Context: an optimization exercise on an open-source flow, tuned for small area and a short achievable clock period. The choices shown serve that exercise and are no tape-out recipe.
The RTL was checked by simulation tests, not by an equivalence proof against the original design.
The series may have gaps, and a smaller design here may also do less where the tests do not look.

## flow/design.v in outline (module list and top-level ports)
// module iir_df_i_ref: 2296 lines
module iir_df_i_ref
	#(
		parameter N = 2,
		parameter X_WIDTH = 12,
		parameter Y_WIDTH = 12,
		parameter PRECISION = 32,
		parameter COEFF_WIDTH = 16,
		parameter Q = 14
	)
	(
		 input rst_n,
		 input clk,
		 input signed [X_WIDTH-1:0] x,
		 input [(COEFF_WIDTH*N)-1:0] packed_a_coeffs,
		 input [(COEFF_WIDTH*(N+1))-1:0] packed_b_coeffs,
		 output signed [Y_WIDTH-1:0] y
    );
  // ...
==> flow/flow/run.sh <==
#!/bin/bash
# Layout flow: the standard ORFS flow (standard.sh: the standard synthesis,
# floorplan, placement, CTS, routing and finish) with two make variables
# changed on its command line:
#   SETUP_SLACK_MARGIN=13   repair_timing keeps improving setup paths until their
#                           slack at the 21 ns clock reaches 13 ns, so that the
#                           achieved period (21 ns less the slack) is optimised,
#                           not only the 21 ns constraint;
#   MATCH_CELL_FOOTPRINT=0  lets the resizer replace a cell with a faster one of
#                           another footprint (the port buffers, for instance).
# The clock, the SDC and the synthesis are the standard flow's, unchanged.  make's full
# output goes to standard_finish.log; ORFS keeps each step's log under orfs/logs.
set -uo pipefail
bash standard.sh SETUP_SLACK_MARGIN=13 MATCH_CELL_FOOTPRINT=0 finish > standard_finish.log 2>&1
==> flow/standard.sh <==
#!/bin/bash
# synth_recipe.tcl (not shown) runs the flow's synth.tcl, then flattens the netlist and writes it again
# the make line also repeats each setting of config.mk as NAME=value (left out here)
make -C /OpenROAD-flow-scripts/flow DESIGN_CONFIG=/design/flow/config.mk WORK_HOME=/design/flow/orfs CLKGATE_MAP_FILE= SYNTH_SCRIPT=/design/flow/synth_recipe.tcl "${@:-finish}"
==> flow/config.mk <==
export PLATFORM = sky130hd
export DESIGN_NAME = iir_df_i_ref
export DESIGN_NICKNAME = iir_df_i_ref
export VERILOG_FILES = /design/flow/design.v
export SDC_FILE = /design/flow/constraint.sdc
export NUM_CORES = 4
export LEC_CHECK = 0
export CAP_MARGIN = 20
export CORE_MARGIN = 2
export CORE_UTILIZATION = 30
export SLEW_MARGIN = 20
==> flow/constraint.sdc <==
create_clock -name core_clock -period 21.0 [get_ports {clk}]
set_input_delay 4.2000 -clock core_clock [delete_from_list [all_inputs] [get_ports {clk}]]
set_output_delay 4.2000 -clock core_clock [all_outputs]
set_load 0.01 [all_outputs]
==> run_1/m3.png <==
(1.5 px per µm)
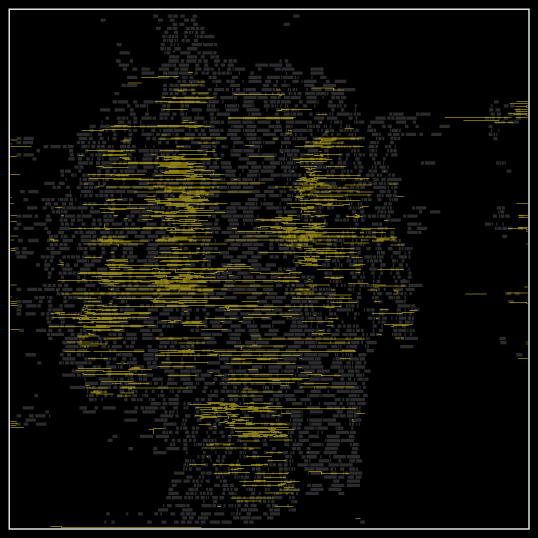
longest straight run: 97.1 µm
share of all routed wire: 9.3%
nets with wire on the layer: 489
wire length on this layer: 11,200 µm
main direction: horizontal
final wirelength: 120 mm
met3 Track Usage GR: 3.85%
via count: 28,670

==> run_1/ff_map.png <==
(1.5 px per µm)
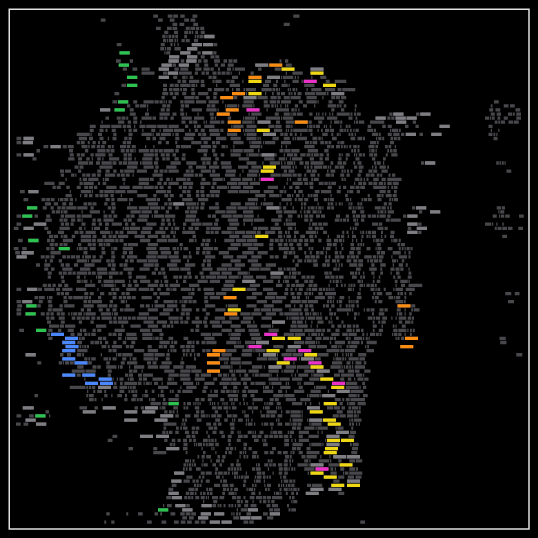
legend:
  r1:
    colour: orange
    flops: 18
  x1r:
    colour: blue
    flops: 12
  csc:
    colour: magenta
    flops: 10
  b2r:
    colour: green
    flops: 16
  csa:
    colour: yellow
    flops: 32
    where: a vertical strip down the middle
not coloured: 108
register area: 0.00452 mm²
final core utilization: 33.2%
sequential share of cell area: 11.7%

==> run_1/util_map.png <==
(1 px per µm) 35 x 35 tiles, from black (low) to pale yellow (high), 0 to 100% covered.
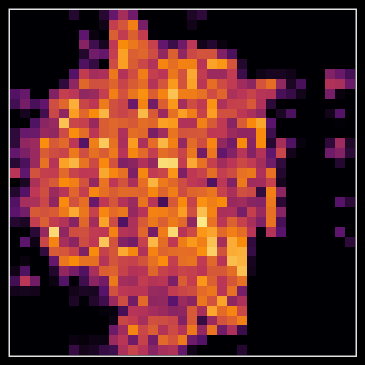
tiles over 75% full: 4.9%
emptiest ninth of the die: south-east
nearly empty tiles: 38%
core area: 0.116 mm²
Starting Density: 30.2%

==> run_1/congestion_map.png <==
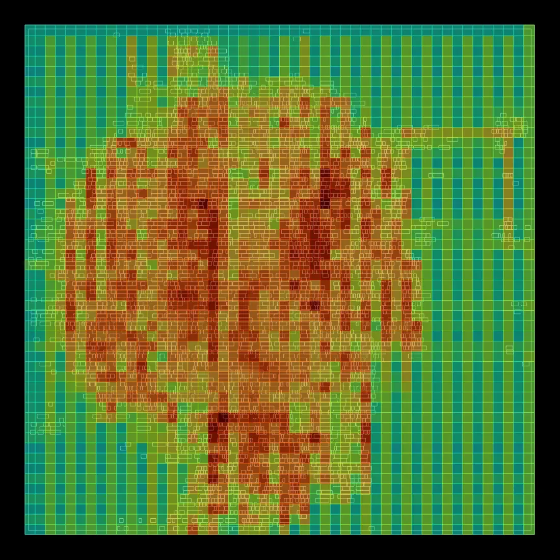
M1 GR Usage: 28.0%
GR Layer Usage met2: 31.7%
most used routing layer: met2

==> impl_metrics.env, run 1 <==
export IMPL_synth_warnings=1
export IMPL_critPathCaptureType="output pin"
export IMPL_synthToLayoutAreaGrowth_pct=9.94
export IMPL_yosysTopAreaCellShare_pct=31.0
export IMPL_ctsHoldBuffers=0
export IMPL_nFillCells=11789
export IMPL_gp_congestion=0.944
export IMPL_cpMostUsedCell="nand2_1"
export IMPL_required_ps=16800
export IMPL_die_x_um=345
export IMPL_antenna_found_initial=1
export IMPL_cts_resized=57
export IMPL_rsz0062_at_grt="yes"
export IMPL_ios=106
export IMPL_wl_per_cell_um=23.7
export IMPL_non_clock_buffer_area_share_pct=5.18
export IMPL_multi_input_area_share_pct=73.6
export IMPL_fin_crit_sh_pct=37.7
export IMPL_tap_cells=1524
export IMPL_status="finished clean"
export IMPL_synth_area_mm2=0.0350
export IMPL_place_ws_ps=12520
export IMPL_clk_share_pct=1.59
export IMPL_dr_wl_met2_mm=54.4
export IMPL_drv_cap=0
export IMPL_fin_area_mm2=0.0384
export IMPL_h_tree_depth=4
export IMPL_crit_path_top_delay_cell="fa_2"
export IMPL_post_cts_setup_buffers=8
export IMPL_hold_violations=0
export IMPL_synth_fa_ha_area_share_pct=36.0
export IMPL_multi_input_gates=2824
export IMPL_syn_avg_cell_area_um2=9.46
export IMPL_worst_setup_path_type="flop to output pin"
export IMPL_synth_cell_type_count=89
--- run 2: outline of the changes from run 1 ---
flow/design.v: 2297 -> 2361 lines; modules unchanged: 0
  iir_df_i_ref: edited, 2296 -> 2360 lines
==> flow/flow/run.sh (replaced) <==
#!/bin/bash
# Layout flow: the standard ORFS flow (standard.sh: the standard synthesis,
# floorplan, placement, CTS, routing and finish) with two make variables
# changed on its command line:
#   SETUP_SLACK_MARGIN=13.5   repair_timing keeps improving setup paths until their
#                           slack at the 21 ns clock reaches 13.5 ns, so that the
#                           achieved period (21 ns less the slack) is optimised,
#                           not only the 21 ns constraint;
#   MATCH_CELL_FOOTPRINT=0  lets the resizer replace a cell with a faster one of
#                           another footprint (the port buffers, for instance).
# The clock, the SDC and the synthesis are the standard flow's, unchanged.  make's full
# output goes to standard_finish.log; ORFS keeps each step's log under orfs/logs.
set -uo pipefail
bash standard.sh SETUP_SLACK_MARGIN=13.5 MATCH_CELL_FOOTPRINT=0 finish > standard_finish.log 2>&1
==> run_2/ff_map.png <==
(1.5 px per µm)
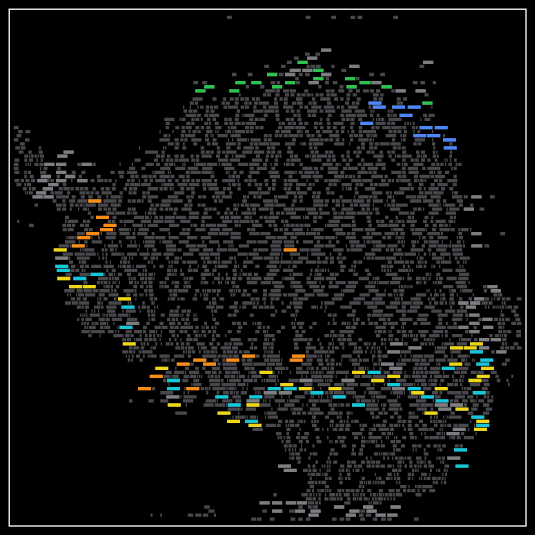
legend:
  x1r:
    colour: blue
    flops: 12
    where: north-east
  b2r:
    colour: green
    flops: 16
    where: north
  csa:
    colour: yellow
    flops: 32
  r1:
    colour: orange
    flops: 18
  csb:
    colour: cyan
    flops: 31
not coloured: 86

==> run_2/m3.png <==
(1.5 px per µm)
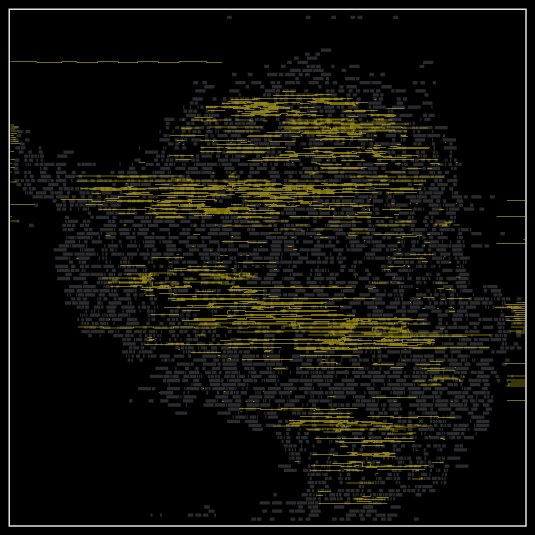
main direction: horizontal
wire length on this layer: 12,200 µm
longest straight run: 116 µm
nets with wire on the layer: 442
share of all routed wire: 9.8%
final wirelength: 125 mm
via count: 28,819
met3 Track Usage GR: 4.08%

==> run 2 against run 1 <==
Final cell count did not move. Synthesized cell count fell by 1.5%. Still clean on timing, DRC and antenna.
==> impl_metrics.env, run 2 <==
export IMPL_status="finished clean"
export IMPL_dr_wl_met2_mm=57.3
export IMPL_synth_warnings=1
export IMPL_grt_busiest_layer="met2"
export IMPL_gp_congestion=0.950
export IMPL_syn_avg_cell_area_um2=9.50
export IMPL_multi_input_gates=2788
export IMPL_hold_path_cell_count=1
export IMPL_ios=106
export IMPL_non_clock_buffer_area_share_pct=6.34
export IMPL_regArea_mm2=0.00448
export IMPL_synth_cell_type_count=75
export IMPL_post_cts_setup_buffers=24
export IMPL_initial_utilization_pct=30.3
export IMPL_critPathCaptureType="output pin"
export IMPL_worst_clock_skew_ps=30.8
export IMPL_crit_path_top_delay_cell="fa_1"
export IMPL_die_x_um=344
export IMPL_fin_area_mm2=0.0390
export IMPL_cts_resized=131
export IMPL_synth_area_mm2=0.0346
export IMPL_seq_area_share_pct=11.5
export IMPL_core_area_mm2=0.114
export IMPL_hold_violations=0
export IMPL_drv_cap=0
export IMPL_place_ws_ps=12350
export IMPL_multi_input_area_share_pct=72.8
export IMPL_drtPass1Iterations=12
export IMPL_met2_usage_pct=32.8
export IMPL_clk_share_pct=1.67
export IMPL_nFillCells=11528
export IMPL_yosysTopAreaCellShare_pct=32.1
export IMPL_antenna_found_initial=1
export IMPL_cts_buffer_depth=2
export IMPL_synth_fa_ha_area_share_pct=37.2
export IMPL_rsz0062_at_grt="yes"
export IMPL_required_ps=16800
export IMPL_final_util_pct=34.1
export IMPL_synthToLayoutAreaGrowth_pct=12.8
export IMPL_wl_per_cell_um=24.5
export IMPL_worst_setup_path_type="flop to output pin"
export IMPL_largest_reg_flops=32
==> run_2/congestion_map.png <==
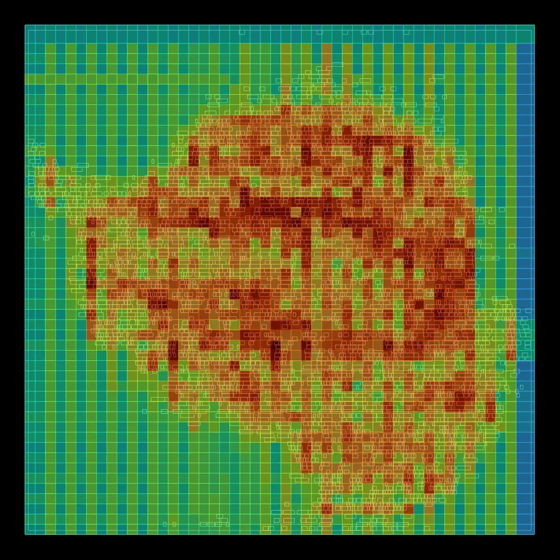
GRT Total Usage: 21.1%
M1 GR Usage: 28.4%

==> run_2/util_map.png <==
(1 px per µm) 34 x 34 tiles, from black (low) to pale yellow (high), 0 to 100% covered.
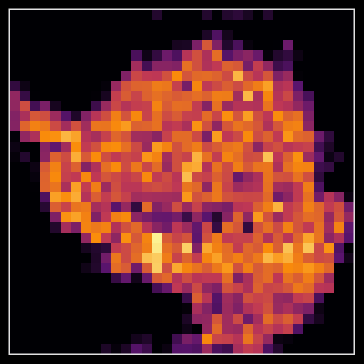

==> inputs of run 3 (changes only) <==
--- a/flow/flow/run.sh
+++ b/flow/flow/run.sh
@@ -4,4 +4,4 @@
 # changed on its command line:
-#   SETUP_SLACK_MARGIN=13.5   repair_timing keeps improving setup paths until their
-#                           slack at the 21 ns clock reaches 13.5 ns, so that the
+#   SETUP_SLACK_MARGIN=14   repair_timing keeps improving setup paths until their
+#                           slack at the 21 ns clock reaches 14 ns, so that the
 #                           achieved period (21 ns less the slack) is optimised,
@@ -13,2 +13,2 @@
 set -uo pipefail
-bash standard.sh SETUP_SLACK_MARGIN=13.5 MATCH_CELL_FOOTPRINT=0 finish > standard_finish.log 2>&1
+bash standard.sh SETUP_SLACK_MARGIN=14 MATCH_CELL_FOOTPRINT=0 finish > standard_finish.log 2>&1
==> run_3/util_map.png <==
(1 px per µm) 34 x 34 tiles, from black (low) to pale yellow (high), 0 to 100% covered.
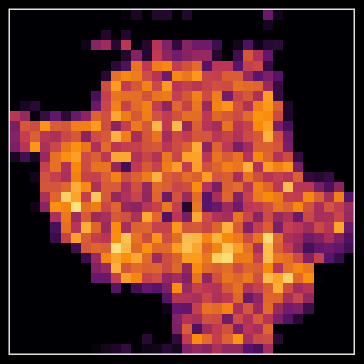
tiles over 75% full: 7.1%
fullest tile: 94%
mean over tiles: 32%
emptiest ninth of the die: south-west
Starting Density: 30.3%
final core utilization: 34.7%
core area: 0.114 mm²

==> run_3/m3.png <==
(1.5 px per µm)
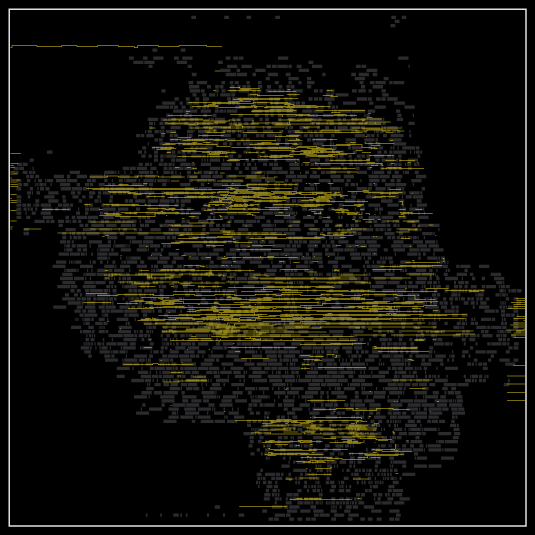
share of all routed wire: 10%
wire length on this layer: 13,000 µm
longest straight run: 146 µm
nets with wire on the layer: 467
via count: 28,735
met3 Track Usage GR: 4.55%
final wirelength: 124 mm

==> run 3 against run 2 <==
Clock skew fell by 3.7 ps. Global-route usage rose by 0.074 points. Critical path depth did not move. Maximum frequency fell by 0.91%. Synthesized cell count did not move. Die area did not move. Via count fell by 0.29%.
==> impl_metrics.env, run 3 <==
export IMPL_yosysTopAreaCellShare_pct=32.1
export IMPL_fin_area_mm2=0.0396
export IMPL_synth_fa_ha_area_share_pct=37.2
export IMPL_synth_warnings=1
export IMPL_h_tree_depth=4
export IMPL_syn_avg_cell_area_um2=9.50
export IMPL_seq_area_share_pct=11.3
export IMPL_grtUsageTotal_pct=21.2
export IMPL_critPathCaptureType="output pin"
export IMPL_status="finished clean"
export IMPL_drtPass1Iterations=17
export IMPL_drv_cap=0
export IMPL_grt_busiest_layer="met2"
export IMPL_antenna_found_initial=3
export IMPL_multi_input_area_share_pct=73.0
export IMPL_fin_crit_sh_pct=37.0
export IMPL_grtUsageMet1_pct=27.7
export IMPL_place_ws_ps=12650
export IMPL_synth_area_mm2=0.0346
export IMPL_tap_cells=1512
export IMPL_cts_buffer_depth=2
export IMPL_die_x_um=344
export IMPL_hold_path_cell_count=1
export IMPL_rsz0062_at_grt="yes"
export IMPL_wl_per_cell_um=24.4
export IMPL_synth_cell_type_count=75
export IMPL_ios=106
export IMPL_post_cts_setup_buffers=41
==> run_3/ff_map.png <==
(1.5 px per µm)
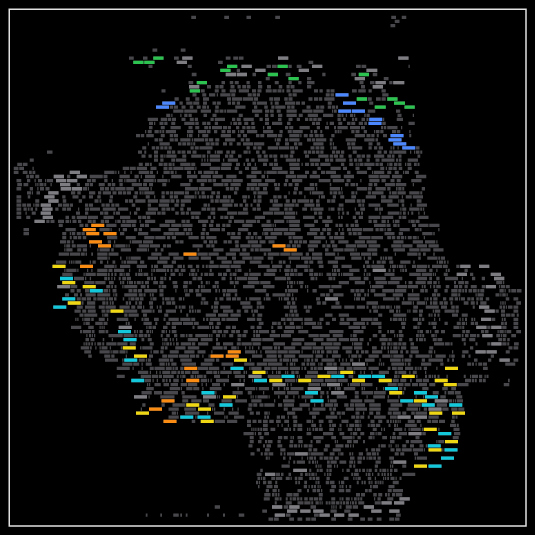
legend:
  r1:
    colour: orange
    flops: 18
  csb:
    colour: cyan
    flops: 31
  b2r:
    colour: green
    flops: 16
  x1r:
    colour: blue
    flops: 12
  csa:
    colour: yellow
    flops: 32
    where: a band across the bottom
not coloured: 86
register area: 0.00449 mm²

==> run_3/congestion_map.png <==
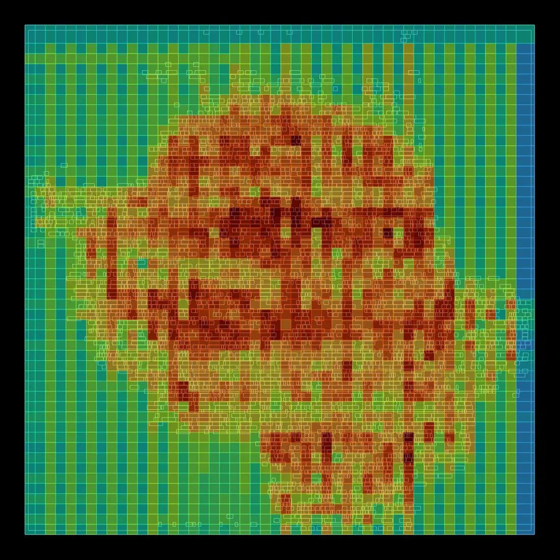

--- run 4: outline of the changes from run 3 ---
flow/design.v: 2361 -> 2379 lines; modules unchanged: 0
  iir_df_i_ref: edited, 2360 -> 2378 lines
==> run_4/congestion_map.png <==
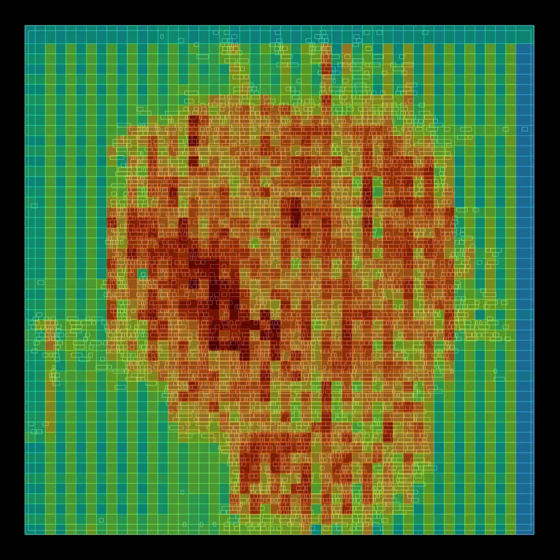
GR Layer Usage met2: 32.7%
GRT Total Usage: 21.1%
M1 GR Usage: 28.1%

==> run_4/m3.png <==
(1.5 px per µm)
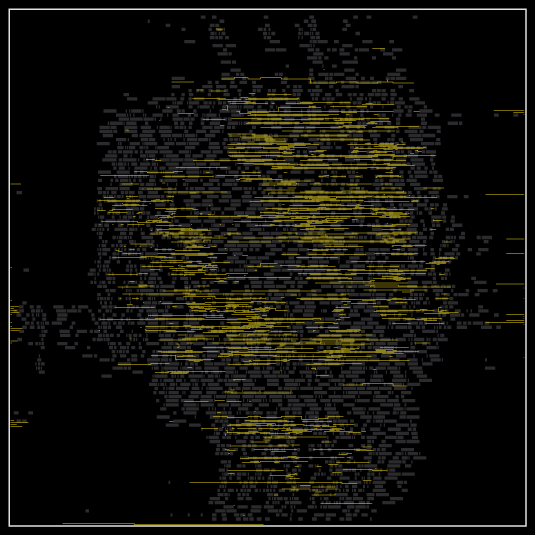
wire length on this layer: 13,300 µm
nets with wire on the layer: 510
share of all routed wire: 11%
main direction: horizontal
longest straight run: 109 µm
met3 Track Usage GR: 5.38%
final wirelength: 123 mm
via count: 28,271

==> run 4 against run 3 <==
Still clean. Synthesized cell count shrank 0.96%. Non-clock buffer count shrank 8. Die area is essentially flat. Routed wire length shrank 1.1%. Via count shrank 1.6%. Critical path type unchanged. Critical endpoint is now y[6]. Largest cell class unchanged.
==> impl_metrics.env, run 4 <==
export IMPL_status="finished clean"
export IMPL_nFillCells=11446
export IMPL_required_ps=16800
export IMPL_tap_cells=1512
export IMPL_antenna_found_initial=0
export IMPL_place_ws_ps=12460
export IMPL_initial_utilization_pct=30.2
export IMPL_hpwlAfterDp_mm=92.8
export IMPL_critPathCaptureType="output pin"
export IMPL_fmaxAchievable_ghz=0.132
export IMPL_die_x_um=343
export IMPL_worst_setup_path_type="flop to output pin"
export IMPL_drtPass1Iterations=13
export IMPL_synth_area_mm2=0.0346
export IMPL_ctsHoldBuffers=0
export IMPL_syn_avg_cell_area_um2=9.59
export IMPL_clk_share_pct=1.46
export IMPL_grt_busiest_layer="met2"
export IMPL_multi_input_area_share_pct=72.9
export IMPL_tightest_slew_ps=1030
export IMPL_crit_path_top_delay_cell="fa_2"
export IMPL_cts_resized=280
export IMPL_fin_area_mm2=0.0395
export IMPL_wl_per_cell_um=24.4
export IMPL_gp_congestion=0.938
export IMPL_layout_common_cells="439 x fa_1, 357 x xor2_1, 305 x a22oi_1, 276 x inv_1, 240 x nand2_1"
export IMPL_hp_class="flop to flop"
export IMPL_core_area_mm2=0.114
export IMPL_worst_clock_skew_ps=25.3
export IMPL_synthToLayoutAreaGrowth_pct=14.4
export IMPL_synth_warnings=1
export IMPL_yosysSeqAreaShare_pct=13.0
export IMPL_synth_edf_count=0
export IMPL_yosysTopAreaCellShare_pct=32.1
export IMPL_synth_cell_type_count=79
export IMPL_diodes=0
export IMPL_fin_crit_sh_pct=36.2
export IMPL_port_buffer_count=105
export IMPL_multi_input_gates=2746
export IMPL_synth_fa_ha_area_share_pct=37.3
export IMPL_hold_violations=0
export IMPL_cts_buffer_depth=2
export IMPL_placementRows=124
export IMPL_drv_cap=0
export IMPL_h_tree_depth=4
export IMPL_dr_wl_met2_mm=55.9
export IMPL_hold_path_cell_count=1
==> run_4/ff_map.png <==
(1.5 px per µm)
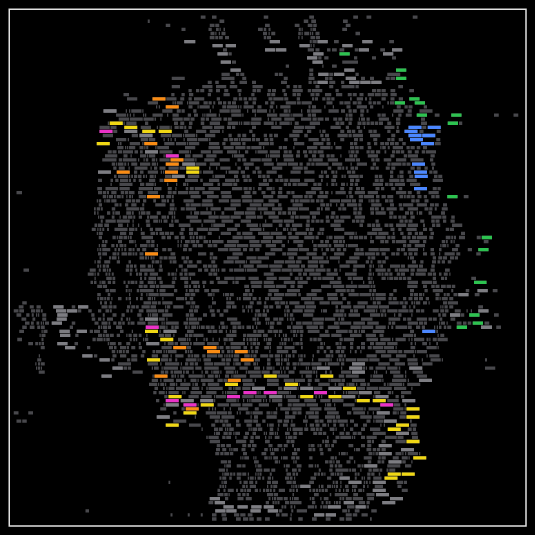
legend:
  b2r:
    colour: green
    flops: 16
  r1:
    colour: orange
    flops: 18
  x1r:
    colour: blue
    flops: 12
    where: north-east
  csa:
    colour: yellow
    flops: 32
  csc:
    colour: magenta
    flops: 10
not coloured: 108
sequential share of cell area: 11.4%
final core utilization: 34.6%
register area: 0.00451 mm²

==> run_4/util_map.png <==
(1 px per µm) 34 x 34 tiles, from black (low) to pale yellow (high), 0 to 100% covered.
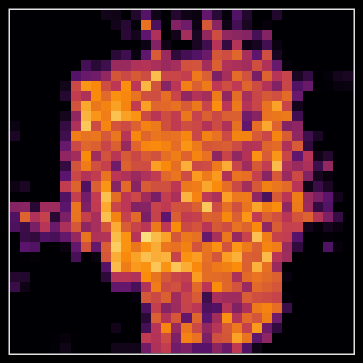

==> inputs of run 5 (changes only) <==
--- a/flow/flow/run.sh
+++ b/flow/flow/run.sh
@@ -4,4 +4,4 @@
 # changed on its command line:
-#   SETUP_SLACK_MARGIN=14   repair_timing keeps improving setup paths until their
-#                           slack at the 21 ns clock reaches 14 ns, so that the
+#   SETUP_SLACK_MARGIN=13   repair_timing keeps improving setup paths until their
+#                           slack at the 21 ns clock reaches 13 ns, so that the
 #                           achieved period (21 ns less the slack) is optimised,
@@ -13,2 +13,2 @@
 set -uo pipefail
-bash standard.sh SETUP_SLACK_MARGIN=14 MATCH_CELL_FOOTPRINT=0 finish > standard_finish.log 2>&1
+bash standard.sh SETUP_SLACK_MARGIN=13 MATCH_CELL_FOOTPRINT=0 finish > standard_finish.log 2>&1
==> run_5/util_map.png <==
(1 px per µm) 34 x 34 tiles, from black (low) to pale yellow (high), 0 to 100% covered.
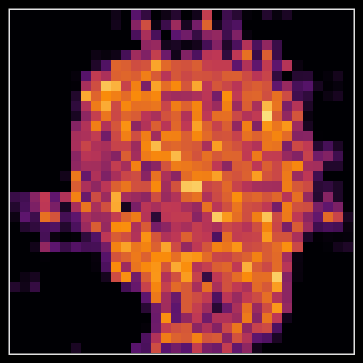
fullest tile: 93%
densest ninth of the die: centre
nearly empty tiles: 35%
mean over tiles: 31%

==> run_5/ff_map.png <==
(1.5 px per µm)
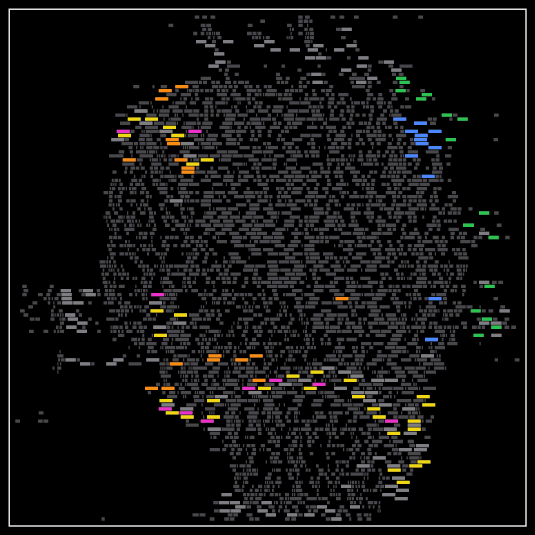
legend:
  x1r:
    colour: blue
    flops: 12
  r1:
    colour: orange
    flops: 18
  csa:
    colour: yellow
    flops: 32
  b2r:
    colour: green
    flops: 16
  csc:
    colour: magenta
    flops: 10
final core utilization: 33.1%
register area: 0.00451 mm²
sequential share of cell area: 11.9%

==> run_5/m3.png <==
(1.5 px per µm)
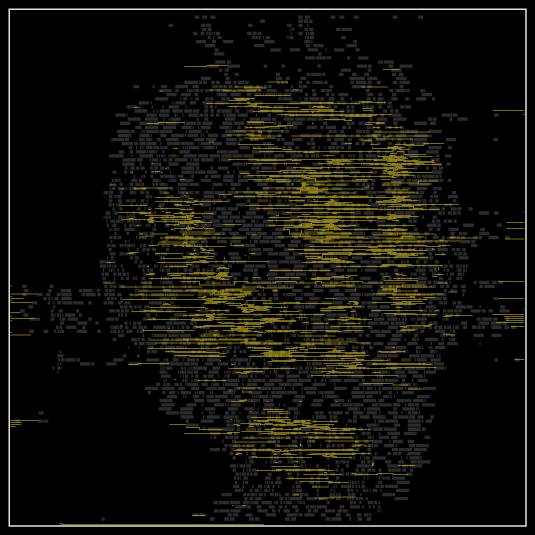
nets with wire on the layer: 473
wire length on this layer: 12,900 µm
longest straight run: 134 µm
share of all routed wire: 11%
main direction: horizontal
met3 Track Usage GR: 5.04%
via count: 28,024
final wirelength: 122 mm

==> run 5 against run 4 <==
Via count fell by 0.87%. Worst setup slack got worse by 330 ps. Still clean on timing, DRC and antenna. Synthesized cell count stayed put. Cell area is 4.4% lower. Maximum frequency shrank 4.2%. Non-clock buffer count decreased by 52. Die area unchanged. Routed wire length is 1.2% lower.
==> impl_metrics.env, run 5 <==
export IMPL_grtUsageMet1_pct=28.0
export IMPL_layout_common_cells="553 x fa_1, 358 x xor2_1, 305 x a22oi_1, 289 x inv_1, 251 x nand2_1"
export IMPL_initial_utilization_pct=30.2
export IMPL_ctsHoldBuffers=0
export IMPL_wl_per_cell_um=24.3
export IMPL_drv_cap=0
export IMPL_synth_fa_ha_area_share_pct=37.3
export IMPL_grt_busiest_layer="met2"
export IMPL_die_x_um=343
export IMPL_hold_path_cell_count=1
export IMPL_cts_resized=39
export IMPL_rsz0062_at_grt="no"
export IMPL_drtPass1Iterations=13
export IMPL_synth_cell_type_count=79
export IMPL_clk_share_pct=1.53
export IMPL_worst_setup_path_type="flop to output pin"
export IMPL_place_ws_ps=12420
export IMPL_fin_crit_sh_pct=37.8
export IMPL_multi_input_area_share_pct=73.5
export IMPL_fin_area_mm2=0.0378
export IMPL_cts_buffer_depth=2
export IMPL_nFillCells=11647
export IMPL_fmaxAchievable_ghz=0.126
export IMPL_placementRows=124
export IMPL_gp_congestion=0.932
export IMPL_crit_path_top_delay_cell="clkdlybuf4s50_1"
export IMPL_tightest_slew_ps=1220
export IMPL_antenna_found_initial=0
export IMPL_ios=106
export IMPL_hp_class="flop to flop"
export IMPL_port_buffer_count=105
export IMPL_critPathCaptureType="output pin"
export IMPL_diodes=0
export IMPL_required_ps=16800
export IMPL_h_tree_depth=4
export IMPL_hold_violations=0
export IMPL_met2_usage_pct=32.3
export IMPL_yosysTopAreaCellShare_pct=32.1
export IMPL_post_cts_setup_buffers=8
export IMPL_synthToLayoutAreaGrowth_pct=9.42
export IMPL_yosysSeqAreaShare_pct=13.0
export IMPL_synth_edf_count=0
export IMPL_status="finished clean"
export IMPL_tap_cells=1512
export IMPL_non_clock_buffer_area_share_pct=5.01
export IMPL_synth_warnings=1

re-timing with driven ports:
The flow's constraints put no driver on any port. The routed layouts listed below were extracted and timed again, unchanged, in two steps.
Step 1: set_driving_cell puts a clkbuf_16 on clk and a buf_2 on each other input, an assumption about the parent block.
Step 2 moves the port delays by t, midway between the first and last clock arrival at a register: inputs arrive t later, outputs are due t later. That takes back most of the time a late clock gives input paths.
a / b / c = ideal ports / drivers / drivers and shift; a / b = the first two.
run	shift t [ns]	setup slack, ns	worst setup path at the end	latest minus earliest clock arrival (ns)
run 1	0.611	13.076 / 13.009 / 12.772	input to register	0.024 / 0.023
run 2	0.612	13.292 / 13.220 / 13.048	input to register	0.031 / 0.030
run 3	0.627	13.221 / 13.144 / 13.201	input to register	0.027 / 0.027
run 4	0.595	13.397 / 13.329 / 13.220	input to register	0.026 / 0.026
run 5	0.609	13.067 / 12.999 / 12.781	input to register	0.031 / 0.030
After both steps setup and hold are still met in every run listed. For run 1, which loses most, drivers alone change the setup slack by -0.067 ns; drivers and shift together by -0.304 ns.
